What follows belongs to an exercise in optimizing a design on an open flow for small area, a short achievable clock period and few clock cycles; a production flow would make more cautious choices.
Only simulation tests tie the RTL to the original design; equivalence was not proved.
The series may have gaps, and a smaller design here may also do less where the tests do not look.

$ cat flow/design.v
`timescale 1ps / 1ps
module E1_qadd #(
		parameter Q = 15,
		parameter N = 64
	)
	(
		input clk,
		input rst,
		input [N-1:0] a,
		input a_en,
		input [N-1:0] b,
		input b_en,
		output [N-1:0] c,
		output c_valid
    );
reg [N-1:0] res;
reg [N-1:0] a_r;
reg [N-1:0] b_r;
wire input_en;
reg input_en_d1;
reg input_en_d2;
assign input_en = a_en & b_en;
assign c_valid = input_en_d2;
always @(posedge clk) begin
	if (rst) begin
		input_en_d1 <= 0;
		input_en_d2 <= 0;
	end else begin
		input_en_d1 <= input_en;
		input_en_d2 <= input_en_d1;
	end
end
assign c = res;
always @(posedge clk) begin
	if (rst) begin
		a_r <= 0;
	end else if (a_en) begin
		a_r <= a;
	end
end
always @(posedge clk) begin
	if (rst) begin
		b_r <= 0;
	end else if (b_en) begin
		b_r <= b;
	end
end
always @(posedge clk) begin
	if (rst) begin
		res <= 0;
	end else begin
		res <= a_r + b_r;
	end
end	
endmodule
`timescale 1ps / 1ps
module E1_qadd_g #(
    parameter Q = 15,
    parameter N = 64,
    parameter NUM = 4  
)
(
    input clk,
    input rst,
    input [N * NUM - 1 : 0] a,
    input a_en,
    input [N * NUM - 1 : 0] b,
    input b_en,
    output [N * NUM - 1 : 0] c,
    output c_valid
);
reg [NUM - 1 : 0] c_valid_g;
genvar i;
generate
    for (i = 0; i < NUM; i = i + 1) begin : qadd_inst
        E1_qadd #(
            .Q(Q),
            .N(N)
        )
        qadd (
            .clk(clk),
            .rst(rst),
            .a(a[N * (i + 1) - 1 : N * i]),
            .a_en(a_en),
            .b(b[N * (i + 1) - 1 : N * i]),
            .b_en(b_en),
            .c(c[N * (i + 1) - 1 : N * i]),
            .c_valid(c_valid_g[i])
        );
    end
endgenerate
assign c_valid = &c_valid_g;
endmodule
module E1_BRAM #(
    parameter BRAM_DATA_WIDTH = 64,
    parameter BRAM_DEPTH = 64,
    parameter BRAM_ADDR_WIDTH = $clog2(BRAM_DEPTH)
)
(
    input clk,
    input we_a,
    input en_a,
    input [BRAM_ADDR_WIDTH - 1 : 0] addr_a,
    input [BRAM_DATA_WIDTH - 1 : 0] din_a,
    input en_b,
    input [BRAM_ADDR_WIDTH - 1 : 0] addr_b,
    output reg [BRAM_DATA_WIDTH - 1 : 0] dout_b
);
    (* RAM_STYLE="BLOCK" *) reg [BRAM_DATA_WIDTH - 1 : 0] ram [BRAM_DEPTH - 1 : 0];
    always @(posedge clk) begin
        if (en_a)
            if (we_a)
                ram[addr_a] <= din_a;
        if (en_b)
            dout_b <= ram[addr_b];
    end
endmodule
`timescale 1ps/1ps
module E1_bram_wr_rd #(
    parameter BRAM_DATA_WIDTH = 64,
    parameter BRAM_DEPTH = 64,
    parameter BRAM_ADDR_WIDTH = $clog2(BRAM_DEPTH)
)
(
    input clk,
    input bram0_rd_en,
    input bram0_wr_en,
    input bram0_we,
    input [BRAM_ADDR_WIDTH - 1 : 0] bram0_rd_addr,
    input [BRAM_ADDR_WIDTH - 1 : 0] bram0_wr_addr,
    input [BRAM_DATA_WIDTH - 1 : 0] bram0_din,
    output [BRAM_DATA_WIDTH - 1 : 0] bram0_dout,
    input bram1_rd_en,
    input bram1_wr_en,
    input bram1_we,
    input [BRAM_ADDR_WIDTH - 1 : 0] bram1_rd_addr,
    input [BRAM_ADDR_WIDTH - 1 : 0] bram1_wr_addr,
    input [BRAM_DATA_WIDTH - 1 : 0] bram1_din,
    output [BRAM_DATA_WIDTH - 1 : 0] bram1_dout
);
    E1_BRAM #(
        .BRAM_ADDR_WIDTH(BRAM_ADDR_WIDTH),
        .BRAM_DATA_WIDTH(BRAM_DATA_WIDTH),
        .BRAM_DEPTH(BRAM_DEPTH)
    )
    E1_BRAM_inst0
    (
        .clk(clk),
        .we_a(bram0_we),
        .en_a(bram0_wr_en),
        .addr_a(bram0_wr_addr),
        .din_a(bram0_din),
        .en_b(bram0_rd_en),
        .addr_b(bram0_rd_addr),
        .dout_b(bram0_dout)
    );
    E1_BRAM #(
        .BRAM_ADDR_WIDTH(BRAM_ADDR_WIDTH),
        .BRAM_DATA_WIDTH(BRAM_DATA_WIDTH),
        .BRAM_DEPTH(BRAM_DEPTH)
    )
    E1_BRAM_inst1
    (
        .clk(clk),
        .we_a(bram1_we),
        .en_a(bram1_wr_en),
        .addr_a(bram1_wr_addr),
        .din_a(bram1_din),
        .en_b(bram1_rd_en),
        .addr_b(bram1_rd_addr),
        .dout_b(bram1_dout)
    );
endmodule
`timescale 1ps/1ps
module E1_bram_to_op #(
    parameter BRAM_DATA_WIDTH = 64 * 4,
    parameter BRAM_DEPTH = 64,
    parameter BRAM_ADDR_WIDTH = $clog2(BRAM_DEPTH),
    parameter QADD_WIDTH = 64,
    parameter QADD_Q = 15
)
(
    input clk,
    input rst,
    input init_calib_complete,
    input [3:0] op_cs,  
    input module_en,
    output module_done,
    input [BRAM_ADDR_WIDTH - 1 : 0] bram0_begin_addr,
    input [BRAM_ADDR_WIDTH - 1 : 0] bram1_begin_addr,
    input [BRAM_ADDR_WIDTH : 0] max,  
    input [BRAM_DATA_WIDTH - 1 : 0] bram0_dout,
    input [BRAM_DATA_WIDTH - 1 : 0] bram1_dout,
    output [BRAM_DATA_WIDTH - 1 : 0] bram0_din,
    output [BRAM_DATA_WIDTH - 1 : 0] bram1_din,
    output bram0_rd_en,
    output bram1_rd_en,
    output bram0_wr_en,
    output bram1_wr_en,
    output bram0_we,
    output bram1_we,
    output [BRAM_ADDR_WIDTH - 1 : 0] bram0_rd_addr,
    output [BRAM_ADDR_WIDTH - 1 : 0] bram1_rd_addr,
    output [BRAM_ADDR_WIDTH - 1 : 0] bram0_wr_addr,
    output [BRAM_ADDR_WIDTH - 1 : 0] bram1_wr_addr,
    output [BRAM_DATA_WIDTH - 1 : 0] qadd_a_g,
    output [BRAM_DATA_WIDTH - 1 : 0] qadd_b_g,
    output qadd_a_g_en,
    output qadd_b_g_en,
    input [BRAM_DATA_WIDTH - 1 : 0] qadd_c_g,
    input qadd_c_g_valid
);
localparam IDLE = 4'b0000;
localparam QADD = 4'b0001;
reg [3:0] state;
reg [3:0] nxt_state;
reg [BRAM_ADDR_WIDTH : 0] max_r;
reg [BRAM_ADDR_WIDTH - 1 : 0] bram0_rd_cmd_cnt;
reg [BRAM_ADDR_WIDTH - 1 : 0] bram1_rd_cmd_cnt;
reg [BRAM_ADDR_WIDTH - 1 : 0] bram0_rd_data_cnt;
reg [BRAM_ADDR_WIDTH - 1 : 0] bram1_rd_data_cnt;
reg [BRAM_ADDR_WIDTH - 1 : 0] bram0_wr_cmd_cnt;
reg [BRAM_ADDR_WIDTH - 1 : 0] bram1_wr_cmd_cnt;
wire [BRAM_ADDR_WIDTH - 1 : 0] bram0_wr_data_cnt;
wire [BRAM_ADDR_WIDTH - 1 : 0] bram1_wr_data_cnt;
reg bram0_rd_en_r;
reg bram1_rd_en_r;
reg bram0_wr_en_r;
reg bram1_wr_en_r;
reg [BRAM_ADDR_WIDTH - 1 : 0] bram0_rd_addr_r;
reg [BRAM_ADDR_WIDTH - 1 : 0] bram1_rd_addr_r;
reg [BRAM_ADDR_WIDTH - 1 : 0] bram0_wr_addr_r;
reg [BRAM_ADDR_WIDTH - 1 : 0] bram1_wr_addr_r;
reg bram0_we_r;
reg bram1_we_r;
reg [BRAM_DATA_WIDTH - 1 : 0] bram0_din_r;
reg [BRAM_DATA_WIDTH - 1 : 0] bram1_din_r;
reg [BRAM_DATA_WIDTH - 1 : 0] qadd_c_g_d1;
reg bram0_rd_en_d1;
reg bram1_rd_en_d1;
reg module_done_r;
assign qadd_a_g = (state == QADD) ? bram0_dout : 0;
assign qadd_b_g = (state == QADD) ? bram1_dout: 0;
assign qadd_a_g_en = (state == QADD) ? bram0_rd_en_d1 : 0;
assign qadd_b_g_en = (state == QADD) ? bram1_rd_en_d1 : 0;
always @(posedge clk) begin
    bram0_rd_en_d1 <= bram0_rd_en;
    bram1_rd_en_d1 <= bram1_rd_en;
end
always @(posedge clk) begin
    if (rst | ~init_calib_complete) begin
        max_r <= 0;
    end else if (module_en) begin
        max_r <= max;
    end
end
assign bram0_din = bram0_din_r;
assign bram1_din = bram1_din_r;
always @(posedge clk) begin
    if (rst | ~init_calib_complete) begin
        bram0_din_r <= 0;
    end else if (state == QADD & qadd_c_g_valid & bram0_wr_en) begin
        bram0_din_r <= qadd_c_g;
    end
end
always @(posedge clk) begin
    if (rst | ~init_calib_complete) begin
        bram1_din_r <= 0;
    end else if (state == QADD & qadd_c_g_valid & bram1_wr_en) begin
        bram1_din_r <= qadd_c_g;
    end
end
assign bram0_we = bram0_we_r;
assign bram1_we = bram1_we_r;
always @(posedge clk) begin
    if (rst | ~init_calib_complete) begin
        bram0_we_r <= 0;
    end else if (state == QADD & qadd_c_g_valid & bram0_wr_en) begin
        bram0_we_r <= 1;
    end else if (state == QADD & (bram0_wr_cmd_cnt == max_r - 1) & bram0_wr_en & bram0_we) begin
        bram0_we_r <= 0;
    end
end
always @(posedge clk) begin
    if (rst | ~init_calib_complete) begin
        bram1_we_r <= 0;
    end else if (state == QADD & qadd_c_g_valid & bram1_wr_en) begin
        bram1_we_r <= 1;
    end else if (state == QADD & (bram1_wr_cmd_cnt == max_r - 1) & bram1_wr_en & bram1_we) begin
        bram1_we_r <= 0;
    end
end
assign bram0_rd_addr = bram0_rd_addr_r;
assign bram1_rd_addr = bram1_rd_addr_r;
assign bram0_wr_addr = bram0_wr_addr_r;
assign bram1_wr_addr = bram1_wr_addr_r;
always @(posedge clk) begin
    if (rst | ~init_calib_complete) begin
        bram0_rd_addr_r <= 0;
    end else if (state == IDLE & module_en) begin
        bram0_rd_addr_r <= bram0_begin_addr;
    end else if (state == QADD & (bram0_rd_cmd_cnt < max_r - 1) & bram0_rd_en) begin
        bram0_rd_addr_r <= bram0_rd_addr_r + 1;
    end else if ((state != IDLE) & (state != nxt_state)) begin
        bram0_rd_addr_r <= 0;
    end
end
always @(posedge clk) begin
    if (rst | ~init_calib_complete) begin
        bram0_wr_addr_r <= 0;
    end else if (state == IDLE & module_en) begin
        bram0_wr_addr_r <= bram0_begin_addr;
    end else if (state == QADD & (bram0_wr_cmd_cnt < max_r - 1) & bram0_wr_en & bram0_we) begin
        bram0_wr_addr_r <= bram0_wr_addr_r + 1;
    end else if ((state != IDLE) & (state != nxt_state)) begin
        bram0_wr_addr_r <= 0;
    end
end
always @(posedge clk) begin
    if (rst | ~init_calib_complete) begin
        bram1_rd_addr_r <= 0;
    end else if (state == IDLE & module_en) begin
        bram1_rd_addr_r <= bram1_begin_addr;
    end else if (state == QADD & (bram1_rd_cmd_cnt < max_r - 1) & bram1_rd_en) begin
        bram1_rd_addr_r <= bram1_rd_addr_r + 1;
    end else if ((state != IDLE) & (state != nxt_state)) begin
        bram1_rd_addr_r <= 0;
    end
end
always @(posedge clk) begin
    if (rst | ~init_calib_complete) begin
        bram1_wr_addr_r <= 0;
    end else if (state == IDLE & module_en) begin
        bram1_wr_addr_r <= bram1_begin_addr;
    end else if (state == QADD & (bram1_wr_cmd_cnt < max_r - 1) & bram1_wr_en & bram1_we) begin
        bram1_wr_addr_r <= bram1_wr_addr_r + 1;
    end else if ((state != IDLE) & (state != nxt_state)) begin
        bram1_wr_addr_r <= 0;
    end
end
assign bram0_rd_en = bram0_rd_en_r;
assign bram1_rd_en = bram1_rd_en_r;
assign bram0_wr_en = bram0_wr_en_r;
assign bram1_wr_en = bram1_wr_en_r;
always @(posedge clk) begin
    if (rst | ~init_calib_complete) begin
        bram0_rd_en_r <= 0;
    end else if (state == IDLE & (nxt_state != state)) begin
        bram0_rd_en_r <= 1;
    end else if (state == QADD & (bram0_rd_cmd_cnt == max_r - 1)) begin
        bram0_rd_en_r <= 0;
    end
end
always @(posedge clk) begin
    if (rst | ~init_calib_complete) begin
        bram1_rd_en_r <= 0;
    end else if (state == IDLE & module_en) begin
        bram1_rd_en_r <= 1;
    end else if (state == QADD & (bram1_rd_cmd_cnt == max_r - 1)) begin
        bram1_rd_en_r <= 0;
    end
end
always @(posedge clk) begin
    if (rst | ~init_calib_complete) begin
        bram0_wr_en_r <= 0;
    end else if (state == IDLE & module_en) begin
        bram0_wr_en_r <= 1;
    end else if ((state != IDLE) & (state != nxt_state)) begin
        bram0_wr_en_r <= 0;
    end
end
always @(posedge clk) begin
    if (rst | ~init_calib_complete) begin
        bram1_wr_en_r <= 0;
    end else if (state == IDLE & module_en) begin
        bram1_wr_en_r <= 0;  
    end else if ((state != IDLE) & (state != nxt_state)) begin
        bram1_wr_en_r <= 0;
    end
end
always @(posedge clk) begin
    if (rst | ~init_calib_complete) begin
        bram0_rd_cmd_cnt <= 0;
    end else if (state == QADD & (bram0_rd_cmd_cnt < max_r - 1) & bram0_rd_en) begin
        bram0_rd_cmd_cnt <= bram0_rd_cmd_cnt + 1;
    end else if ((state != IDLE) & (nxt_state != state)) begin
        bram0_rd_cmd_cnt <= 0;
    end
end
always @(posedge clk) begin
    if (rst | ~init_calib_complete) begin
        bram1_rd_cmd_cnt <= 0;
    end else if (state == QADD & (bram1_rd_cmd_cnt < max_r - 1) & bram1_rd_en) begin
        bram1_rd_cmd_cnt <= bram1_rd_cmd_cnt + 1;
    end else if ((state != IDLE) & (nxt_state != state)) begin
        bram1_rd_cmd_cnt <= 0;
    end
end
always @(posedge clk) begin
    if (rst | ~init_calib_complete) begin
        bram0_rd_data_cnt <= 0;
    end else if (state == QADD & (state != nxt_state))begin
        bram0_rd_data_cnt <= 0;
    end else begin
        bram0_rd_data_cnt <= bram0_rd_cmd_cnt;
    end
end
always @(posedge clk) begin
    if (rst | ~init_calib_complete) begin
        bram1_rd_data_cnt <= 0;
    end else if (state == QADD & (state != nxt_state))begin
        bram1_rd_data_cnt <= 0;
    end else begin
        bram1_rd_data_cnt <= bram1_rd_cmd_cnt;
    end
end
always @(posedge clk) begin
    if (rst | ~init_calib_complete) begin
        bram0_wr_cmd_cnt <= 0;
    end else if (state == QADD & (bram0_wr_cmd_cnt < max_r - 1) & bram0_wr_en & bram0_we) begin
        bram0_wr_cmd_cnt <= bram0_wr_cmd_cnt + 1;
    end else if ((state != IDLE) & (nxt_state != state)) begin
        bram0_wr_cmd_cnt <= 0;
    end
end
always @(posedge clk) begin
    if (rst | ~init_calib_complete) begin
        bram1_wr_cmd_cnt <= 0;
    end else if (state == QADD & (bram1_wr_cmd_cnt < max_r - 1) & bram1_wr_en & bram1_we) begin
        bram1_wr_cmd_cnt <= bram1_wr_cmd_cnt + 1;
    end else if ((state != IDLE) & (nxt_state != state)) begin
        bram1_wr_cmd_cnt <= 0;
    end
end
assign bram0_wr_data_cnt = bram0_wr_cmd_cnt;
assign bram1_wr_data_cnt = bram1_wr_cmd_cnt;
always @(posedge clk) begin
    if (rst | ~init_calib_complete) begin
        nxt_state <= IDLE;
    end else if (module_en & (state == IDLE) & (op_cs == 4'b0001)) begin
        nxt_state <= QADD;
    end else if (state == QADD & (bram0_wr_data_cnt == max_r - 1) & bram0_wr_en) begin
        nxt_state <= IDLE;
    end
end
always @(posedge clk) begin
    if (rst | ~init_calib_complete) begin
        state <= IDLE;
    end else begin
        state <= nxt_state;
    end
end
assign module_done = module_done_r;
always @(posedge clk) begin
    if (rst | ~init_calib_complete) begin
        module_done_r <= 0;
    end else if (state == QADD & (nxt_state != state)) begin
        module_done_r <= 1;
    end else begin
        module_done_r <= 0;
    end
end
endmodule
`timescale 1ps/1ps
module fm_add_top #(
    parameter QADD_WIDTH = 64,
    parameter QADD_Q = 15,
    parameter BRAM_DDR_RATIO = 4,
    parameter FM_COL = 8,
    parameter FM_ROW = 4,
    parameter BRAM_DATA_WIDTH = QADD_WIDTH * BRAM_DDR_RATIO,
    parameter BRAM_DEPTH = FM_COL * FM_ROW / BRAM_DDR_RATIO,
    parameter BRAM_ADDR_WIDTH = $clog2(BRAM_DEPTH)
)
(
    input clk,
    input rst,
    input ld_en,
    input ld_sel,  
    input [BRAM_ADDR_WIDTH - 1 : 0] ld_addr,
    input [BRAM_DATA_WIDTH - 1 : 0] ld_data,
    input rd_en,
    input [BRAM_ADDR_WIDTH - 1 : 0] rd_addr,
    output [BRAM_DATA_WIDTH - 1 : 0] rd_data,
    input start,
    input [BRAM_ADDR_WIDTH - 1 : 0] bram0_begin_addr,
    input [BRAM_ADDR_WIDTH - 1 : 0] bram1_begin_addr,
    input [BRAM_ADDR_WIDTH : 0] max,
    output done
);
wire bram0_rd_en_b2o;
wire bram1_rd_en_b2o;
wire bram0_wr_en_b2o;
wire bram1_wr_en_b2o;
wire bram0_we_b2o;
wire bram1_we_b2o;
wire [BRAM_ADDR_WIDTH - 1 : 0] bram0_rd_addr_b2o;
wire [BRAM_ADDR_WIDTH - 1 : 0] bram1_rd_addr_b2o;
wire [BRAM_ADDR_WIDTH - 1 : 0] bram0_wr_addr_b2o;
wire [BRAM_ADDR_WIDTH - 1 : 0] bram1_wr_addr_b2o;
wire [BRAM_DATA_WIDTH - 1 : 0] bram0_din_b2o;
wire [BRAM_DATA_WIDTH - 1 : 0] bram1_din_b2o;
wire [BRAM_DATA_WIDTH - 1 : 0] bram0_dout_b2o;
wire [BRAM_DATA_WIDTH - 1 : 0] bram1_dout_b2o;
wire module_done_b2o;
wire [BRAM_DATA_WIDTH - 1 : 0] qadd_a_g_b2o;
wire [BRAM_DATA_WIDTH - 1 : 0] qadd_b_g_b2o;
wire qadd_a_g_en_b2o;
wire qadd_b_g_en_b2o;
wire [BRAM_DATA_WIDTH - 1 : 0] qadd_c_g_b2o;
wire qadd_c_valid_g_b2o;
wire bram0_rd_en;
wire bram0_wr_en;
wire bram1_rd_en;
wire bram1_wr_en;
wire bram0_we;
wire bram1_we;
wire [BRAM_ADDR_WIDTH - 1 : 0] bram0_rd_addr;
wire [BRAM_ADDR_WIDTH - 1 : 0] bram0_wr_addr;
wire [BRAM_ADDR_WIDTH - 1 : 0] bram1_rd_addr;
wire [BRAM_ADDR_WIDTH - 1 : 0] bram1_wr_addr;
wire [BRAM_DATA_WIDTH - 1 : 0] bram0_din;
wire [BRAM_DATA_WIDTH - 1 : 0] bram1_din;
wire [BRAM_DATA_WIDTH - 1 : 0] bram0_dout;
wire [BRAM_DATA_WIDTH - 1 : 0] bram1_dout;
reg module_cs_b2o;
always @(posedge clk) begin
    if (rst) begin
        module_cs_b2o <= 1'b0;
    end else if (start) begin
        module_cs_b2o <= 1'b1;
    end else if (module_done_b2o) begin
        module_cs_b2o <= 1'b0;
    end
end
assign done = module_done_b2o;
assign rd_data = bram0_dout;
assign bram0_rd_en = (module_cs_b2o) ? bram0_rd_en_b2o : rd_en;
assign bram0_wr_en = (module_cs_b2o) ? bram0_wr_en_b2o : (ld_en & ~ld_sel);
assign bram1_rd_en = (module_cs_b2o) ? bram1_rd_en_b2o : 1'b0;
assign bram1_wr_en = (module_cs_b2o) ? bram1_wr_en_b2o : (ld_en & ld_sel);
assign bram0_we = (module_cs_b2o) ? bram0_we_b2o : 1'b1;
assign bram1_we = (module_cs_b2o) ? bram1_we_b2o : 1'b1;
assign bram0_rd_addr = (module_cs_b2o) ? bram0_rd_addr_b2o : rd_addr;
assign bram0_wr_addr = (module_cs_b2o) ? bram0_wr_addr_b2o : ld_addr;
assign bram1_rd_addr = (module_cs_b2o) ? bram1_rd_addr_b2o : 0;
assign bram1_wr_addr = (module_cs_b2o) ? bram1_wr_addr_b2o : ld_addr;
assign bram0_din = (module_cs_b2o) ? bram0_din_b2o : ld_data;
assign bram1_din = (module_cs_b2o) ? bram1_din_b2o : ld_data;
assign bram0_dout_b2o = (module_cs_b2o) ? bram0_dout : 0;
assign bram1_dout_b2o = (module_cs_b2o) ? bram1_dout : 0;
E1_bram_wr_rd #(
    .BRAM_DATA_WIDTH(BRAM_DATA_WIDTH),
    .BRAM_DEPTH(BRAM_DEPTH),
    .BRAM_ADDR_WIDTH(BRAM_ADDR_WIDTH)
)
E1_bram_wr_rd_inst
(
    .clk(clk),
    .bram0_rd_en(bram0_rd_en),
    .bram0_wr_en(bram0_wr_en),
    .bram0_we(bram0_we),
    .bram0_rd_addr(bram0_rd_addr),
    .bram0_wr_addr(bram0_wr_addr),
    .bram0_din(bram0_din),
    .bram0_dout(bram0_dout),
    .bram1_rd_en(bram1_rd_en),
    .bram1_wr_en(bram1_wr_en),
    .bram1_we(bram1_we),
    .bram1_rd_addr(bram1_rd_addr),
    .bram1_wr_addr(bram1_wr_addr),
    .bram1_din(bram1_din),
    .bram1_dout(bram1_dout)
);
E1_bram_to_op #(
    .BRAM_DATA_WIDTH(BRAM_DATA_WIDTH),
    .BRAM_DEPTH(BRAM_DEPTH),
    .BRAM_ADDR_WIDTH(BRAM_ADDR_WIDTH),
    .QADD_WIDTH(QADD_WIDTH),
    .QADD_Q(QADD_Q)
)
E1_bram_to_op_inst
(
    .clk(clk),
    .rst(rst),
    .init_calib_complete(1'b1),
    .op_cs(4'b0001),
    .module_en(start),
    .module_done(module_done_b2o),
    .bram0_begin_addr(bram0_begin_addr),
    .bram1_begin_addr(bram1_begin_addr),
    .max(max),
    .bram0_dout(bram0_dout_b2o),
    .bram1_dout(bram1_dout_b2o),
    .bram0_din(bram0_din_b2o),
    .bram1_din(bram1_din_b2o),
    .bram0_rd_en(bram0_rd_en_b2o),
    .bram1_rd_en(bram1_rd_en_b2o),
    .bram0_wr_en(bram0_wr_en_b2o),
    .bram1_wr_en(bram1_wr_en_b2o),
    .bram0_we(bram0_we_b2o),
    .bram1_we(bram1_we_b2o),
    .bram0_rd_addr(bram0_rd_addr_b2o),
    .bram1_rd_addr(bram1_rd_addr_b2o),
    .bram0_wr_addr(bram0_wr_addr_b2o),
    .bram1_wr_addr(bram1_wr_addr_b2o),
    .qadd_a_g(qadd_a_g_b2o),
    .qadd_b_g(qadd_b_g_b2o),
    .qadd_a_g_en(qadd_a_g_en_b2o),
    .qadd_b_g_en(qadd_b_g_en_b2o),
    .qadd_c_g(qadd_c_g_b2o),
    .qadd_c_g_valid(qadd_c_valid_g_b2o)
);
E1_qadd_g #(
    .Q(QADD_Q),
    .N(QADD_WIDTH),
    .NUM(BRAM_DDR_RATIO)
)
E1_qadd_g_inst
(
    .clk(clk),
    .rst(rst),
    .a(qadd_a_g_b2o),
    .a_en(qadd_a_g_en_b2o),
    .b(qadd_b_g_b2o),
    .b_en(qadd_b_g_en_b2o),
    .c(qadd_c_g_b2o),
    .c_valid(qadd_c_valid_g_b2o)
);
endmodule
$ cat flow/constraint.sdc
create_clock -name core_clock -period 5.0 [get_ports {clk}]
set_input_delay 1.0000 -clock core_clock [delete_from_list [all_inputs] [get_ports {clk}]]
set_output_delay 1.0000 -clock core_clock [all_outputs]
set_load 0.01 [all_outputs]
$ cat flow/run.sh
#!/bin/bash
# synth_recipe.tcl (not shown) runs the flow's synth.tcl, then flattens the netlist and writes it again
# the make line also repeats each setting of config.mk as NAME=value (left out here)
make -C /OpenROAD-flow-scripts/flow DESIGN_CONFIG=/design/flow/config.mk WORK_HOME=/design/flow/orfs CLKGATE_MAP_FILE= SYNTH_SCRIPT=/design/flow/synth_recipe.tcl finish
$ cat flow/config.mk
export PLATFORM = sky130hd
export DESIGN_NAME = fm_add_top
export DESIGN_NICKNAME = fm_add_top
export VERILOG_FILES = /design/flow/design.v
export SDC_FILE = /design/flow/constraint.sdc
export NUM_CORES = 4
export LEC_CHECK = 0
export CAP_MARGIN = 20
export CORE_MARGIN = 2
export CORE_UTILIZATION = 45
export PLACE_DENSITY = 0.6
export SLEW_MARGIN = 20
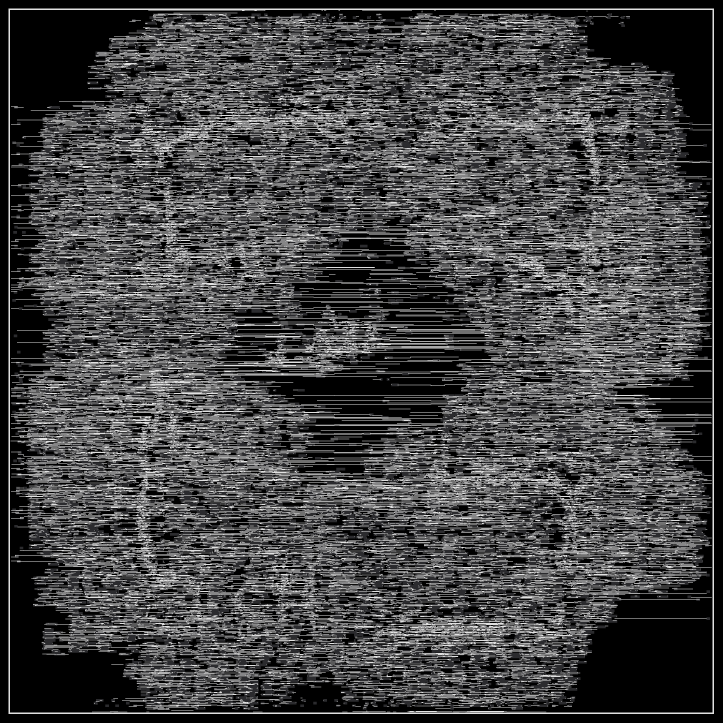
Fig. 1. Signal wires on met1 (run 1).
Scale: 1 px per um.
The wires run mostly horizontal. The layer holds 43% of the routed length. The longest straight run is 133 um. 13482 nets have wire on it. The layer carries 258 mm of wire.
vias post-DR: 121000
DRT Wirelength: 603 mm

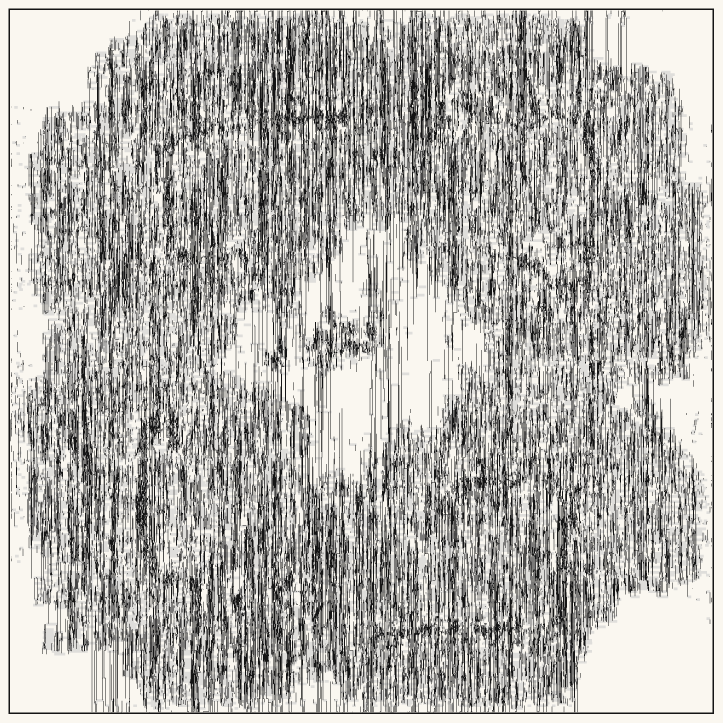
Fig. 2. M2 wires (run 1).
Scale: 1 px per um.
The layer carries 288 mm of wire. 12266 nets have wire on it. The wires run mostly vertical. The layer holds 48% of the routed length.
grt met2 use: 39.1%

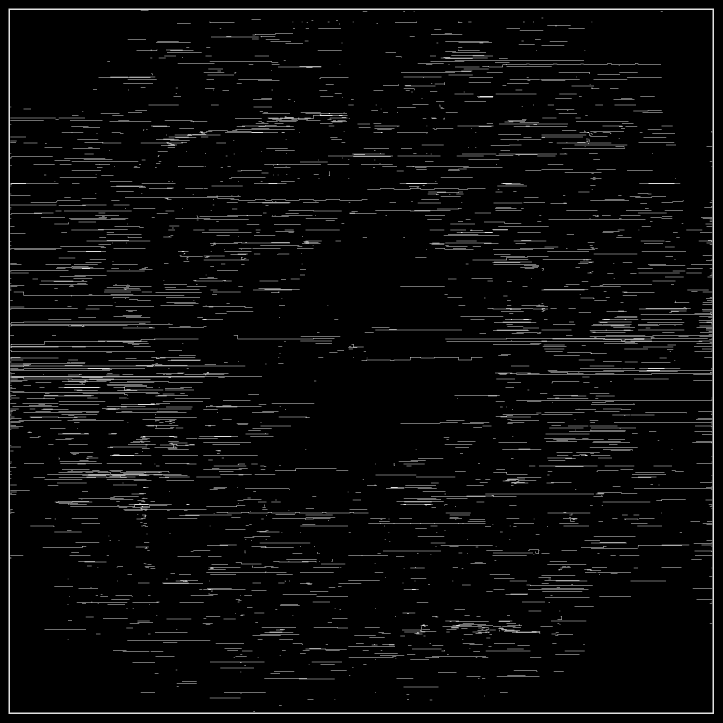
Fig. 3. Signal wires on met3 (run 1).
Scale: 1 px per um.
The layer holds 6.6% of the routed length. The wires run mostly horizontal. The longest straight run is 255 um. The layer carries 39.8 mm of wire.
GR Util met3: 3.59%

-- run 1: worst max-delay path by stage --
stage,slack [ps],cells after the start,startpoint,end
floorplan,-2990,2,ld_addr[0],E1_bram_wr_rd_inst.E1_BRAM_inst1.ram[0][0]
global placement,760,14,E1_qadd_g_inst.qadd_inst[2].qadd.a_r[0],E1_qadd_g_inst.qadd_inst[2].qadd.res[58]
detailed placement,800,12,E1_qadd_g_inst.qadd_inst[0].qadd.a_r[6],E1_qadd_g_inst.qadd_inst[0].qadd.res[63]
CTS,740,12,E1_qadd_g_inst.qadd_inst[0].qadd.a_r[2],E1_qadd_g_inst.qadd_inst[0].qadd.res[63]
global route,500,12,E1_qadd_g_inst.qadd_inst[0].qadd.b_r[5],E1_qadd_g_inst.qadd_inst[0].qadd.res[63]
finish,670,12,E1_qadd_g_inst.qadd_inst[0].qadd.a_r[2],E1_qadd_g_inst.qadd_inst[0].qadd.res[63]
-- run 1: per-layer routing --
layer | track usage [%] | vias up | routed length, um
met3 | 3.59 | 983 | 39800
met5 | 0 | - | 286
met2 | 39.1 | 4518 | 288000
li1 | - | 51500 | -
met1 | 34.0 | 63600 | 258000
met4 | 6.66 | 42 | 16700
==> results.toml, run 1 <==
[layout]
clkCellAreaFrac_pct = 7.67
clock_buffers = 820
syn_to_final_growth_pct = 15.5
ff_latch_area_mm2 = 0.160
final_cell_area_mm2 = 0.254
sh_seq_area_pct = 62.9
final_cells = 20400
buffers = 774
seq_cell_count = 5666

[synth]
yosysMostFrequentCell = "edfxtp_1"
synth-edff-count = 4608
synth_top_area_share_pct = 63.0
synth_top_family_by_area = "multiplexers"
synth_cell_types = 96
synthArstFlopShare_pct = 0
synth_common_cells = "edfxtp_1, nand2_1, dfxtp_1"
synth_cells = 12800
synthXorXnorAreaFrac_pct = 0.937
synth-simple-area-share_pct = 4.09
synthFlopType = "edfxtp_1"
syn_area_per_cell_um2 = 17.2

[critical_path]
cp_slowest_cell = "o41ai_2"
critPathMaxStageDelay_ps = 710
endpoint_kind = "flip-flop"
cp.arrival_ps = 5320
critical_path_class = "flip-flop to flip-flop"
cp-start-kind = "flip-flop"
cpMostUsedCell = "a31oi_1"
path_cells = "ha_1 > o211ai_1 > o21ai_2 > o2111ai_2 > a21oi_4 > nand3_1 > a31oi_1 > a2111oi_1 > o41ai_2 > a31oi_1 > or4_1 > o21ai_0"
r2r-start = "E1_qadd_g_inst.qadd_inst[0].qadd.a_r[2]"
r2r_end = "E1_qadd_g_inst.qadd_inst[0].qadd.res[63]"

[sta]
setup_viol = 0
hold-worst-slack_ps = 356
setup_ws_ps = 673
finClkSkew_ps = 65.4
final_hold_viol_count = 0
period_share_pct = 86.5
fmax_mhz = 231
setup_tns_ps = 0

[flow_run]
maxCapViolations = 0

[floorplan]
core_mm2 = 0.486
num_rows = 256

[grt]
grt_pass1_wl_mm = 866
grt_pass1_vias = 123000
antenna_found_initial = 115

[status]
status = "complete, no violations"

[hold_path]
min_delay_worst_endpoint = "E1_qadd_g_inst.qadd_inst[1].qadd.res[39]"
holdPathStages = 2

[cts]
clock-sinks = 5666
h-tree-depth = 6
clk_latency_ps = 1120
clockBufferDepth = 4
cts_buffers = 589

[place]
dp_cells = 19300
dpl-instance-area_mm2 = 0.234
dpl.hpwl_mm = 356

[routing]
dr.pass1.iters = 6
viasPerCell = 5.92
Testbench counts for the RTL of run 1, summed over its fixed seeds: cycles 26,651.
==> run 2: a larger rewrite; changed files in full <==
==> flow/design.v <==
`timescale 1ps/1ps
module fm_add_top #(
    parameter QADD_WIDTH = 64,
    parameter QADD_Q = 15,
    parameter BRAM_DDR_RATIO = 4,
    parameter FM_COL = 8,
    parameter FM_ROW = 4,
    parameter BRAM_DATA_WIDTH = QADD_WIDTH * BRAM_DDR_RATIO,
    parameter BRAM_DEPTH = FM_COL * FM_ROW / BRAM_DDR_RATIO,
    parameter BRAM_ADDR_WIDTH = $clog2(BRAM_DEPTH)
)
(
    input clk,
    input rst,
    input ld_en,
    input ld_sel,
    input [BRAM_ADDR_WIDTH - 1 : 0] ld_addr,
    input [BRAM_DATA_WIDTH - 1 : 0] ld_data,
    input rd_en,
    input [BRAM_ADDR_WIDTH - 1 : 0] rd_addr,
    output [BRAM_DATA_WIDTH - 1 : 0] rd_data,
    input start,
    input [BRAM_ADDR_WIDTH - 1 : 0] bram0_begin_addr,
    input [BRAM_ADDR_WIDTH - 1 : 0] bram1_begin_addr,
    input [BRAM_ADDR_WIDTH : 0] max,
    output done
);
localparam W = BRAM_DATA_WIDTH;
localparam L = QADD_WIDTH;
localparam NL = BRAM_DDR_RATIO;
localparam BLK = 4;                  
localparam NB = W / BLK;
function [3:0] oh4(input [1:0] v);
    oh4 = 4'b0001 << v;
endfunction
function [7:0] oh8(input [2:0] v);
    oh8 = 8'b00000001 << v;
endfunction
reg busy_q;
reg idle_q;
reg done_q;
reg [3:0] wrem_q;           
reg [3:0] px_q, py_q;       
reg [7:0] qx_q, qy_q;       
reg b0odd_q;                
reg [3:0] wx_q, wy_q;       
reg [3:0] lx_q, ly_q;       
assign done = done_q;
wire st = start & idle_q;
wire ld0 = ld_en & ~ld_sel;
wire ldc = idle_q & ld0;                  
wire rdc = idle_q & rd_en;                
wire [2:0] b0 = bram0_begin_addr;
wire [2:0] b1 = bram1_begin_addr;
wire [3:0] sky = oh4(b0[2:1]);
wire [3:0] skx = b0[0] ? {sky[2:0], sky[3]} : sky;
wire [7:0] sq1 = oh8(b1);
wire [7:0] sq2 = {sq1[6:0], sq1[7]};
wire [7:0] sqx = b0[0] ? sq2 : sq1;
wire [7:0] sqy = b0[0] ? sq1 : sq2;
wire bvx = b0odd_q ? (wrem_q >= 4'd2) : (wrem_q != 4'd0);
wire bvy = b0odd_q ? (wrem_q != 4'd0) : (wrem_q >= 4'd2);
wire [3:0] rdoh = oh4(rd_addr[2:1]);
wire [3:0] iex = ({4{st}} & skx) | ({4{rdc}} & rdoh);
wire [3:0] ioy = ({4{st}} & sky) | ({4{rdc}} & rdoh);
wire [3:0] sex = px_q | (iex & ~lx_q);
wire [3:0] soy = py_q | (ioy & ~ly_q);
wire fxx = |(iex & lx_q);
wire fyy = |(ioy & ly_q);
wire [7:0] sbx = qx_q | ({8{st}} & sqx);
wire [7:0] sby = qy_q | ({8{st}} & sqy);
wire busy_n = ~rst & (st | (busy_q & ~done_q));
always @(posedge clk) begin
    busy_q <= busy_n;
    idle_q <= ~busy_n;
    if (rst) begin
        wrem_q <= 4'd0;
        done_q <= 1'b0;
    end else if (st) begin
        wrem_q <= (max >= 4'd2) ? max - 4'd2 : 4'd0;
        done_q <= 1'b0;
    end else if (busy_q) begin
        wrem_q <= (wrem_q >= 4'd2) ? wrem_q - 4'd2 : 4'd0;
        done_q <= ~done_q & (wrem_q <= 4'd2);
    end else begin
        done_q <= 1'b0;
    end
end
wire [3:0] px_n = st ? skx : px_q;
wire [3:0] py_n = st ? sky : py_q;
wire [7:0] qx_n = st ? sqx : qx_q;
wire [7:0] qy_n = st ? sqy : qy_q;
wire [3:0] ldoh = {4{ldc}} & oh4(ld_addr[2:1]);
always @(posedge clk) begin
    px_q <= {4{busy_n}} & {px_n[2:0], px_n[3]};
    py_q <= {4{busy_n}} & {py_n[2:0], py_n[3]};
    qx_q <= {8{busy_n}} & {qx_n[5:0], qx_n[7:6]};
    qy_q <= {8{busy_n}} & {qy_n[5:0], qy_n[7:6]};
    if (st)
        b0odd_q <= b0[0];
    lx_q <= {4{~ld_addr[0]}} & ldoh;
    ly_q <= {4{ld_addr[0]}} & ldoh;
    wx_q <= ({4{~rst & st}} & skx) | ({4{~rst & bvx}} & px_q) | ({4{~ld_addr[0]}} & ldoh);
    wy_q <= ({4{~rst & st}} & sky) | ({4{~rst & bvy}} & py_q) | ({4{ld_addr[0]}} & ldoh);
end
wire [W-1:0] m0 [0:7];
wire [W-1:0] m1 [0:7];
reg [W-1:0] xs0, ys0;
reg [NB-1:0] xg, xp, yg, yp;
reg [W-1:0] rq;
wire [W-1:0] sumx, sumy;
genvar j;
generate
    for (j = 0; j < NL; j = j + 1) begin : lane1
        add_s1 ax (
            .s0(xs0[j*L +: L]), .gb(xg[j*L/BLK +: L/BLK]), .pb(xp[j*L/BLK +: L/BLK]),
            .s(sumx[j*L +: L]));
        add_s1 ay (
            .s0(ys0[j*L +: L]), .gb(yg[j*L/BLK +: L/BLK]), .pb(yp[j*L/BLK +: L/BLK]),
            .s(sumy[j*L +: L]));
    end
endgenerate
generate
    for (j = 0; j < 8; j = j + 1) begin : word
        reg [W-1:0] a;
        reg [W-1:0] b;
        wire op_here = (j % 2 == 0) ? wx_q[j / 2] : wy_q[j / 2];
        always @(posedge clk) begin
            if (op_here)
                a <= (j % 2 == 0) ? sumx : sumy;
        end
        always @(posedge clk) begin
            if (ld_en & ld_sel & (ld_addr == j))
                b <= ld_data;
        end
        assign m0[j] = a;
        assign m1[j] = b;
    end
endgenerate
wire [W-1:0] ax, ay, bx, by;
genvar n;
generate
    for (n = 0; n < W; n = n + 1) begin : mx
        ao6 uax (.s({ldc, fxx, sex}),
                 .d({ld_data[n], xs0[n], m0[6][n], m0[4][n], m0[2][n], m0[0][n]}), .y(ax[n]));
        ao6 uay (.s({ldc, fyy, soy}),
                 .d({ld_data[n], ys0[n], m0[7][n], m0[5][n], m0[3][n], m0[1][n]}), .y(ay[n]));
        ao8 ubx (.s(sbx),
                 .d({m1[7][n], m1[6][n], m1[5][n], m1[4][n], m1[3][n], m1[2][n], m1[1][n], m1[0][n]}),
                 .y(bx[n]));
        ao8 uby (.s(sby),
                 .d({m1[7][n], m1[6][n], m1[5][n], m1[4][n], m1[3][n], m1[2][n], m1[1][n], m1[0][n]}),
                 .y(by[n]));
    end
endgenerate
wire [W-1:0] xs0_d, ys0_d;
wire [NB-1:0] xg_d, xp_d, yg_d, yp_d;
add_s0 bx0 (.a(ax), .b(bx), .s0(xs0_d), .gb(xg_d), .pb(xp_d));
add_s0 by0 (.a(ay), .b(by), .s0(ys0_d), .gb(yg_d), .pb(yp_d));
always @(posedge clk) begin
    xs0 <= xs0_d;
    ys0 <= ys0_d;
    xg <= xg_d;
    xp <= xp_d;
    yg <= yg_d;
    yp <= yp_d;
    rq <= rd_addr[0] ? ay : ax;
end
assign rd_data = rq;
endmodule
module ao6 (
    input [5:0] s,
    input [5:0] d,
    output y
);
    assign y = |(s & d);
endmodule
module ao8 (
    input [7:0] s,
    input [7:0] d,
    output y
);
    assign y = |(s & d);
endmodule
module add_s0 #(parameter N = 256) (
    input [N-1:0] a,
    input [N-1:0] b,
    output [N-1:0] s0,
    output [N/4-1:0] gb,
    output [N/4-1:0] pb
);
    wire [N-1:0] p, g;
    pg_w #(.N(N)) u_pg (.a(a), .b(b), .p(p), .g(g));
    genvar k;
    generate
        for (k = 0; k < N / 4; k = k + 1) begin : blk
            cla4 u (.p(p[4*k +: 4]), .g(g[4*k +: 4]), .s(s0[4*k +: 4]), .gb(gb[k]), .pb(pb[k]));
        end
    endgenerate
endmodule
module pg_w #(parameter N = 256) (
    input [N-1:0] a,
    input [N-1:0] b,
    output [N-1:0] p,
    output [N-1:0] g
);
    assign p = a ^ b;
    assign g = a & b;
endmodule
module cla4 (
    input [3:0] p,
    input [3:0] g,
    output [3:0] s,
    output gb,
    output pb
);
    wire c1 = g[0];
    wire c2 = g[1] | (p[1] & g[0]);
    wire c3 = g[2] | (p[2] & g[1]) | (p[2] & p[1] & g[0]);
    assign gb = g[3] | (p[3] & g[2]) | (p[3] & p[2] & g[1]) | (p[3] & p[2] & p[1] & g[0]);
    assign pb = &p;
    assign s = p ^ {c3, c2, c1, 1'b0};
endmodule
module add_s1 (
    input [63:0] s0,
    input [15:0] gb,
    input [15:0] pb,
    output [63:0] s
);
    wire [15:0] g [0:4];
    wire [15:0] p [0:4];
    assign g[0] = gb;
    assign p[0] = pb;
    genvar l, i, k;
    generate
        for (l = 0; l < 4; l = l + 1) begin : lv
            for (i = 0; i < 16; i = i + 1) begin : bt
                if (i >= (1 << l)) begin : n
                    pfx_g ug (.gh(g[l][i]), .ph(p[l][i]), .gl(g[l][i - (1 << l)]), .go(g[l+1][i]));
                    if (l < 3 && i >= (2 << l)) begin : np
                        pfx_p up (.ph(p[l][i]), .pl(p[l][i - (1 << l)]), .po(p[l+1][i]));
                    end else begin : nn
                        assign p[l+1][i] = 1'b0;
                    end
                end else begin : c
                    assign g[l+1][i] = g[l][i];
                    assign p[l+1][i] = p[l][i];
                end
            end
        end
        for (k = 0; k < 16; k = k + 1) begin : blk
            if (k == 0) begin : z
                assign s[3:0] = s0[3:0];
            end else begin : nz
                inc4 u (.s0(s0[4*k +: 4]), .cin(g[4][k-1]), .s(s[4*k +: 4]));
            end
        end
    endgenerate
endmodule
module pfx_g (
    input gh,
    input ph,
    input gl,
    output go
);
    assign go = gh | (ph & gl);
endmodule
module pfx_p (
    input ph,
    input pl,
    output po
);
    assign po = ph & pl;
endmodule
module inc4 (
    input [3:0] s0,
    input cin,
    output [3:0] s
);
    wire [3:0] s1 = {s0[3] ^ (s0[0] & s0[1] & s0[2]), s0[2] ^ (s0[0] & s0[1]), s0[1] ^ s0[0], ~s0[0]};
    assign s = cin ? s1 : s0;
endmodule
==> flow/config.mk <==
export PLATFORM = sky130hd
export DESIGN_NAME = fm_add_top
export DESIGN_NICKNAME = fm_add_top
export VERILOG_FILES = /design/flow/design.v
export SDC_FILE = /design/flow/constraint.sdc
export NUM_CORES = 4
export LEC_CHECK = 0
export CAP_MARGIN = 20
export CORE_MARGIN = 2
export CORE_UTILIZATION = 60
export CTS_CLUSTER_DIAMETER = 70
export CTS_CLUSTER_SIZE = 30
export PLACE_DENSITY = 0.7
export SETUP_SLACK_MARGIN = 2.0
export SLEW_MARGIN = 20
export SYNTH_HIERARCHICAL = 1
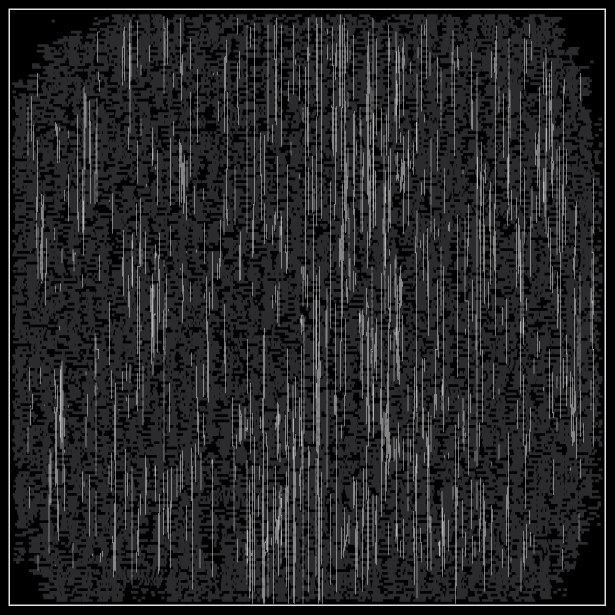
Fig. 4. Signal wires on met4 (run 2).
Scale: 1 px per um.
The wires run mostly vertical. The layer holds 5.5% of the routed length. The layer carries 40.1 mm of wire. The longest straight run is 394 um.
DRT Wirelength: 729 mm
vias post-DR: 145000

==> run 2 against run 1 <==
Against the previous run:
- die area is 28% lower
- critical endpoint is now ys0[206]
- sequential share of layout area fell by 3.1 points
- design area fell by 5.0%
==> results.toml, run 2 <==
[critical_path]
critical_path_class = "flip-flop to flip-flop"
reg2reg_depth = 12
path_cells = "nand2_8 > buf_4 > bufbuf_16 > o21bai_4 > buf_4 > buf_12 > a22oi_1 > nand4_1 > ha_1 > ha_1 > nor2_1 > xnor2_1"
worstPathMaxFanout = 62
endpoint_kind = "flip-flop"
r2r_setup_slack_ps = 1920
r2r-start = "idle_q"
cp_slowest_cell = "dfxtp_4"
critPathMaxStageDelay_ps = 400
required_ps = 5950
r2r_end = "ys0[206]"
crit_end = "ys0[206]"
cp-start-kind = "flip-flop"
crit_start = "idle_q"
cp.arrival_ps = 4030

[grt]
grt_pass1_vias = 140000
grt_pass1_wl_mm = 1010
grt_overflow = 0
grt_max_degree = 122
gr-usage-all-layers_pct = 39.2
antenna_found_initial = 99

[sta]
post-route-min-period_ps = 3080
period_share_pct = 61.6
fmax_mhz = 324
setup_viol = 0
final_hold_viol_count = 0
setup_tns_ps = 0
maxSlewViolCount = 0
hold-worst-slack_ps = 385
setup_ws_ps = 1920
slew-limit-headroom_pct = 12.8
finClkSkew_ps = 55.3
grt_setup_unrepaired = "yes"
worst_pin_slew_ps = 1310

[layout]
multi_input_area_mm2 = 0.0668
nets = 15900
final_cell_mix = "edfxtp_1, a22oi_1, dfxtp_1"
utilization_pct = 69.5
top_regs = "word.a (2048), word.b (2048)"
drive_gt1_share_pct = 14.6
ff_latch_area_mm2 = 0.144
layout_commonest_cell = "edfxtp_1"
fill_cells = 22900
final_cells = 19600
syn_to_final_growth_pct = 15.1
final_cell_area_mm2 = 0.241

[hold_path]
hp-start = "bram0_begin_addr[0]"
min_delay_worst_endpoint = "b0odd_q"
holdPathStages = 1
hold_path.class = "input port to flip-flop"

[place]
dp_cells = 18900
dpl-instance-area_mm2 = 0.226
dpl_worst_slack_ps = 134
dpl.hpwl_mm = 445
place_congestion = 0.956
io_buffer_count = 534

[cts]
cts_tree = "yes"
h-tree-depth = 4
holdBufCountCts = 0
cts_buffers = 237
clkTransAtPathRegs_ps = 110
root_buffer = "clkbuf_16"
clock-sinks = 5144
clockBufferDepth = 4
clk_latency_ps = 1040

[floorplan]
core_mm2 = 0.347
start_util_pct = 60.4
ioPinCount = 535
die_x_um = 595
die_h_um = 595
die-area_mm2 = 0.354
num_rows = 216

[routing]
drc = 0
viasPerCell = 7.41
dr.pass1.iters = 9
wl_per_cell_um = 37.2
ant_nets = 0
drt_iter0_drc = 24200

[synth]
ys.warnings.count = 8
syn_area_per_cell_um2 = 15.5
synth_cells = 13500
synth.cell_area_mm2 = 0.209
synth_nets = 14700

[flow_run]
maxCapViolations = 0

[status]
status = "complete, no violations"
Testbench counts for the RTL of run 2, summed over its fixed seeds: cycles 15,244.
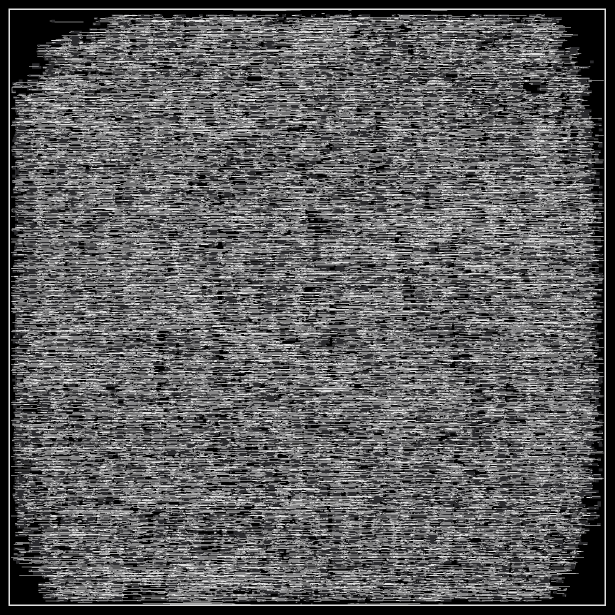
Fig. 5. Signal wires on met1 (run 2).
Scale: 1 px per um.
The wires run mostly horizontal. The layer holds 36% of the routed length. The longest straight run is 160 um. The layer carries 266 mm of wire.
Global Route met1 Usage: 54.4%

[run 2: cell type report]
class	instances	share of cell area, %
Tap cell	4578	2.38
Clock buffer	284	2.63
Antenna cell	60	0.0623
Multi-Input combinational cell	8161	27.7
Sequential cell	5144	59.8
Clock inverter	161	0.805
Timing Repair Buffer	1216	6.56
Inverter	11	0.0171
[run 2: worst max-delay path: cells and delay by family (launching register included)]
| kind | cells | cell delay (ps) |
|---|---|---|
| AND/OR/NAND/NOR | 3 | 420 |
| buffers and inverters | 4 | 750 |
| flip-flops | 1 | 400 |
| AO/OA/AOI/OAI | 2 | 460 |
| XOR/XNOR | 1 | 140 |
| adder cells (fa/ha/maj) | 2 | 570 |
[run 2: metal layers]
| metal | global-route usage, % | wire length [um] | vias up |
|---|---|---|---|
| met5 | 0 | 258 | - |
| met4 | 17.8 | 40100 | 44 |
| met3 | 9.53 | 104000 | 1996 |
| met2 | 59.0 | 320000 | 11400 |
| met1 | 54.4 | 266000 | 73000 |
| li1 | - | - | 58900 |
[run 2: what timing repair did]
action                     4_1_cts  5_1_grt
setup endpoints to repair     1117      610
gates cloned                    29       29
pin swaps                       17      181
setup buffers                   48       76
resized for setup              223      446
==> inputs of run 3 (changes only) <==
--- a/flow/design.v
+++ b/flow/design.v
@@ -47,2 +47,3 @@
 reg [3:0] lx_q, ly_q;       
+reg [3:0] gx_q, gy_q;       
 assign done = done_q;
@@ -52,21 +53,16 @@
 wire rdc = idle_q & rd_en;                
-wire [2:0] b0 = bram0_begin_addr;
-wire [2:0] b1 = bram1_begin_addr;
-wire [3:0] sky = oh4(b0[2:1]);
-wire [3:0] skx = b0[0] ? {sky[2:0], sky[3]} : sky;
-wire [7:0] sq1 = oh8(b1);
-wire [7:0] sq2 = {sq1[6:0], sq1[7]};
-wire [7:0] sqx = b0[0] ? sq2 : sq1;
-wire [7:0] sqy = b0[0] ? sq1 : sq2;
 wire bvx = b0odd_q ? (wrem_q >= 4'd2) : (wrem_q != 4'd0);
 wire bvy = b0odd_q ? (wrem_q != 4'd0) : (wrem_q >= 4'd2);
-wire [3:0] rdoh = oh4(rd_addr[2:1]);
-wire [3:0] iex = ({4{st}} & skx) | ({4{rdc}} & rdoh);
-wire [3:0] ioy = ({4{st}} & sky) | ({4{rdc}} & rdoh);
-wire [3:0] sex = px_q | (iex & ~lx_q);
-wire [3:0] soy = py_q | (ioy & ~ly_q);
-wire fxx = |(iex & lx_q);
-wire fyy = |(ioy & ly_q);
-wire [7:0] sbx = qx_q | ({8{st}} & sqx);
-wire [7:0] sby = qy_q | ({8{st}} & sqy);
+wire [3:0] skx, sky;
+wire [7:0] sqx, sqy;
+wire [3:0] sex, soy;
+wire [7:0] sbx, sby;
+wire fxx, fyy;
+selgen u_sel (
+    .start(start), .rd_en(rd_en), .idle(idle_q),
+    .b0(bram0_begin_addr), .b1(bram1_begin_addr), .ra(rd_addr[2:1]),
+    .px(px_q), .py(py_q), .qx(qx_q), .qy(qy_q),
+    .gx(gx_q), .gy(gy_q), .lx(lx_q), .ly(ly_q),
+    .skx(skx), .sky(sky), .sqx(sqx), .sqy(sqy),
+    .sex(sex), .soy(soy), .sbx(sbx), .sby(sby), .fxx(fxx), .fyy(fyy));
 wire busy_n = ~rst & (st | (busy_q & ~done_q));
@@ -99,5 +95,7 @@
     if (st)
-        b0odd_q <= b0[0];
+        b0odd_q <= bram0_begin_addr[0];
     lx_q <= {4{~ld_addr[0]}} & ldoh;
     ly_q <= {4{ld_addr[0]}} & ldoh;
+    gx_q <= {4{~busy_n}} & ~({4{~ld_addr[0]}} & ldoh);
+    gy_q <= {4{~busy_n}} & ~({4{ld_addr[0]}} & ldoh);
     wx_q <= ({4{~rst & st}} & skx) | ({4{~rst & bvx}} & px_q) | ({4{~ld_addr[0]}} & ldoh);
@@ -170,2 +168,44 @@
 endmodule
+module selgen (
+    input start,
+    input rd_en,
+    input idle,
+    input [2:0] b0,
+    input [2:0] b1,
+    input [1:0] ra,
+    input [3:0] px,
+    input [3:0] py,
+    input [7:0] qx,
+    input [7:0] qy,
+    input [3:0] gx,
+    input [3:0] gy,
+    input [3:0] lx,
+    input [3:0] ly,
+    output [3:0] skx,
+    output [3:0] sky,
+    output [7:0] sqx,
+    output [7:0] sqy,
+    output [3:0] sex,
+    output [3:0] soy,
+    output [7:0] sbx,
+    output [7:0] sby,
+    output fxx,
+    output fyy
+);
+    assign sky = 4'b0001 << b0[2:1];
+    assign skx = b0[0] ? {sky[2:0], sky[3]} : sky;
+    wire [7:0] sq1 = 8'b00000001 << b1;
+    wire [7:0] sq2 = {sq1[6:0], sq1[7]};
+    assign sqx = b0[0] ? sq2 : sq1;
+    assign sqy = b0[0] ? sq1 : sq2;
+    wire [3:0] rdoh = 4'b0001 << ra;
+    wire [3:0] iex = ({4{start}} & skx) | ({4{rd_en}} & rdoh);
+    wire [3:0] ioy = ({4{start}} & sky) | ({4{rd_en}} & rdoh);
+    assign sex = px | (gx & iex);
+    assign soy = py | (gy & ioy);
+    assign sbx = qx | ({8{start & idle}} & sqx);
+    assign sby = qy | ({8{start & idle}} & sqy);
+    assign fxx = |(iex & lx);
+    assign fyy = |(ioy & ly);
+endmodule
 module ao6 (
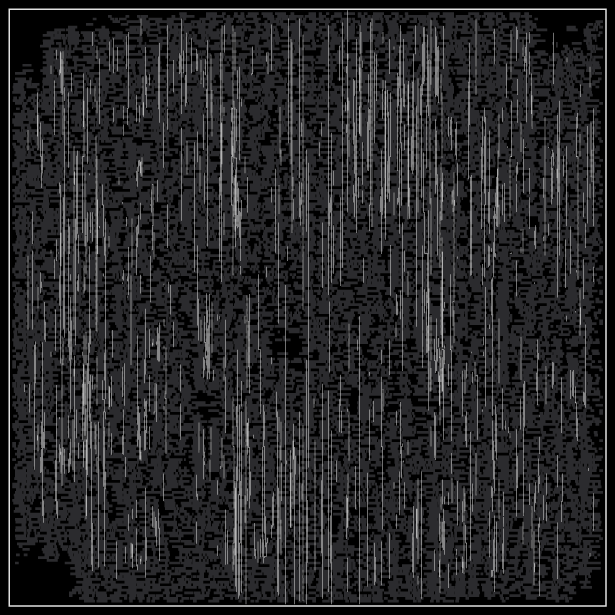
Fig. 6. Signal wires on met4 (run 3).
Scale: 1 px per um.
The wires run mostly vertical. The layer holds 5.5% of the routed length. 540 nets have wire on it. The layer carries 39.3 mm of wire. The longest straight run is 319 um.
DRT Wirelength: 721 mm
vias post-DR: 145000

==> run 3 against run 2 <==
Against the previous run:
- still clean
- worst setup slack gained 68 ps
- sequential cell count grew 8
- fmax grew 2.3%
==> results.toml, run 3 <==
[cts]
clock-sinks = 5152
cts_tree = "yes"
h-tree-depth = 4
clk_latency_ps = 1030
cts_buffers = 237
root_buffer = "clkbuf_16"
clkTransAtPathRegs_ps = 100
clockBufferDepth = 4

[layout]
multi_input_area_mm2 = 0.0665
ff_latch_area_mm2 = 0.144
clock_buffers = 301
fill_cells = 23300
final_cells = 19700
nets = 16000
multi_input_area_share_pct = 27.7
seq_cell_count = 5152
drive_gt1_share_pct = 14.1
inv_count = 8
top_regs = "word.a (2048), word.b (2048)"
layout_commonest_cell = "edfxtp_1"
biggestCellCategory = "registers"
clkCellAreaFrac_pct = 3.45
nonClkBufAreaFrac_pct = 6.39
syn_to_final_growth_pct = 14.7
final_cell_area_mm2 = 0.240
final_cell_mix = "edfxtp_1, a22oi_1, dfxtp_1"
antenna_cells = 71
comb.multi_input.count = 8195
buffers = 1262
sh_seq_area_pct = 60.0

[critical_path]
critPathMaxStageDelay_ps = 640
endpoint_kind = "flip-flop"
path_cells = "clkdlybuf4s50_1 > nand3b_1 > nor2_4 > buf_12 > buf_4"
required_ps = 5660
cp.buffers_inverters = 3
cp-start-kind = "input port"
cp_slowest_cell = "clkdlybuf4s50_1"
critical_path_class = "input port to flip-flop"
path_delay_family = "buffers and inverters"
cp.arrival_ps = 3670
worstPathMaxFanout = 30

[grt]
grt_overflow = 0
grt_pass1_vias = 141000
grt.busiest_layer = "met2"
grt_max_degree = 93
gr-usage-met1_pct = 53.6
grt_pass1_wl_mm = 1010
antenna_found_initial = 106

[routing]
wl_per_cell_um = 36.5
ant_nets = 0
drt_iter0_drc = 24000
wl_met1_mm = 264
viasPerCell = 7.35
met3_wirelength_mm = 95.9
dr.pass1.iters = 7
routed.top_layer = "met5"
drc = 0
wl_met2_mm = 322

[sta]
grt_setup_unrepaired = "yes"
maxSlewViolCount = 0
fmax_mhz = 332
period_share_pct = 60.3
setup_viol = 0
slew-limit-headroom_pct = 30.7
post-route-min-period_ps = 3010
worst_pin_slew_ps = 1040
final_hold_viol_count = 0
finClkSkew_ps = 59.5

[place]
dpl.hpwl_mm = 451
place_congestion = 0.939
dp_cells = 19100
dpl-instance-area_mm2 = 0.227
io_buffer_count = 534

[synth]
ys.warnings.count = 8
synth_cells = 13600
synth_nets = 14700
syn_area_per_cell_um2 = 15.5
synth.cell_area_mm2 = 0.210

[floorplan]
ioPinCount = 535
start_util_pct = 60.1
taps = 4599
num_rows = 217
core_mm2 = 0.349
die_x_um = 595
die-area_mm2 = 0.354
die_h_um = 595

[flow_run]
maxCapViolations = 0

[hold_path]
hold_path.class = "input port to flip-flop"

[status]
status = "complete, no violations"
Testbench counts for the RTL of run 3, summed over its fixed seeds: cycles 15,244.
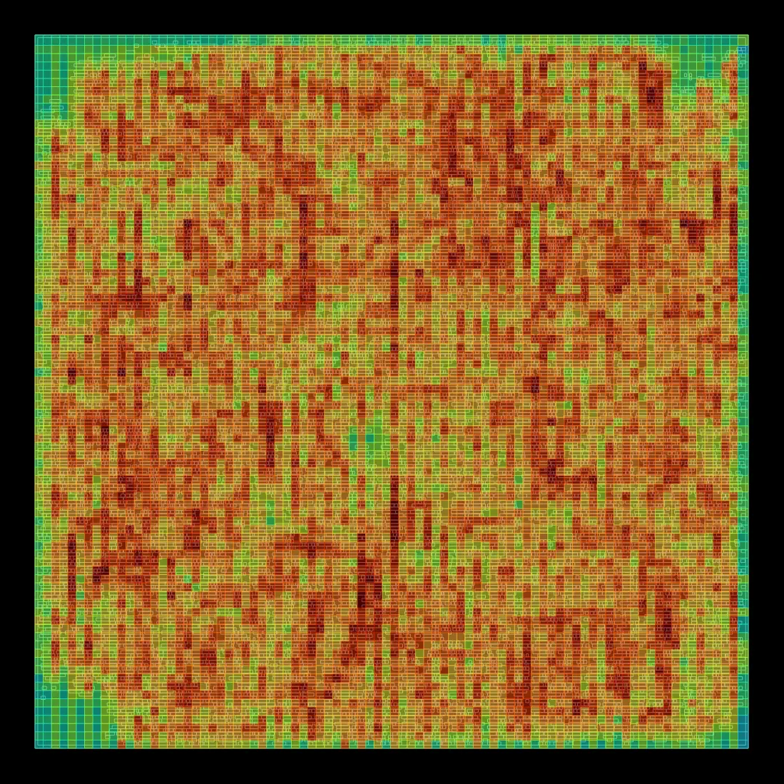
Fig. 7. Routing congestion map (run 3).
GR Util met3: 9.35%
GRT Total Usage: 39.4%
Final Core Density: 69.0%
grt met2 use: 60.1%

==> run 3: changes by cell type in the layout (fill, tap and decap cells not counted), sizes merged, moves of 8 or more <==
cell | previous run | this run
a221o | 0 | 8
nand2 | 262 | 312
buf | 644 | 709
inv | 93 | 74
diode | 60 | 71
nor2 | 175 | 160
dlygate4sd2 | 56 | 39
clkdlybuf4s50 | 465 | 482
dfxtp | 1047 | 1055
==> run 3: repair_timing <==
item	4_1_cts	5_1_grt
cloned	33	8
hold endpoints to repair	0	0
setup buffers	83	41
pin swaps	88	96
resized for setup	276	243
setup endpoints to repair	981	435
hold buffers	0	0
==> run 3: worst paths after layout <==
kind,startpoint,to,slack (ps),depth (start not counted)
worst min register to register,qy_q[2],qy_q[4],480,2
worst max register to register,yg[32],word[3].a[190],1990,4
worst max-delay path,ld_addr[2],word[3].b[34],1990,5
worst min-delay path,bram0_begin_addr[2],px_q[2],420,4
==> run 3: stage by stage <==
stage          hold slack, ps  setup slack (ps)  TNS (ps)
2_1_floorplan             428             -3000  -8066830
3_3_place_gp              448               289         0
3_5_place_dp              455               274         0
4_1_cts                   369              1960         0
5_1_grt                   428              1930         0
6_report                  423              1990         0

==> afterwards: timing with drivers on the ports <==
The flow's constraints put no driver on any port. The routed layouts listed below were extracted and timed again, unchanged, in two steps.
Step 1: set_driving_cell puts a clkbuf_16 on clk and a buf_2 on each other input, an assumption about the parent block.
Step 2 adds t to the input delays and takes it off the output delays; t is the mean of the earliest and latest rising clock arrival at the registers after step 1. Input paths then give back, and output paths get back, about the clock's delay inside the block.
a / b / c = ideal ports / drivers / drivers and shift; a / b = the first two.
| run | t, ns | setup slack, ns | worst slew at a driven data input, ns |
|---|---|---|---|
| run 1 | 1.210 | 0.673 / 0.673 / 0.673 | 0.33 |
| run 2 | 1.134 | 1.918 / 1.878 / 0.781 | 0.27 |
| run 3 | 1.123 | 1.986 / 1.914 / 0.825 | 0.31 |
After both steps every run listed still meets setup and hold. The setup slack of run 3, which loses most, moves by -0.072 ns with the drivers and by -1.161 ns with both steps.
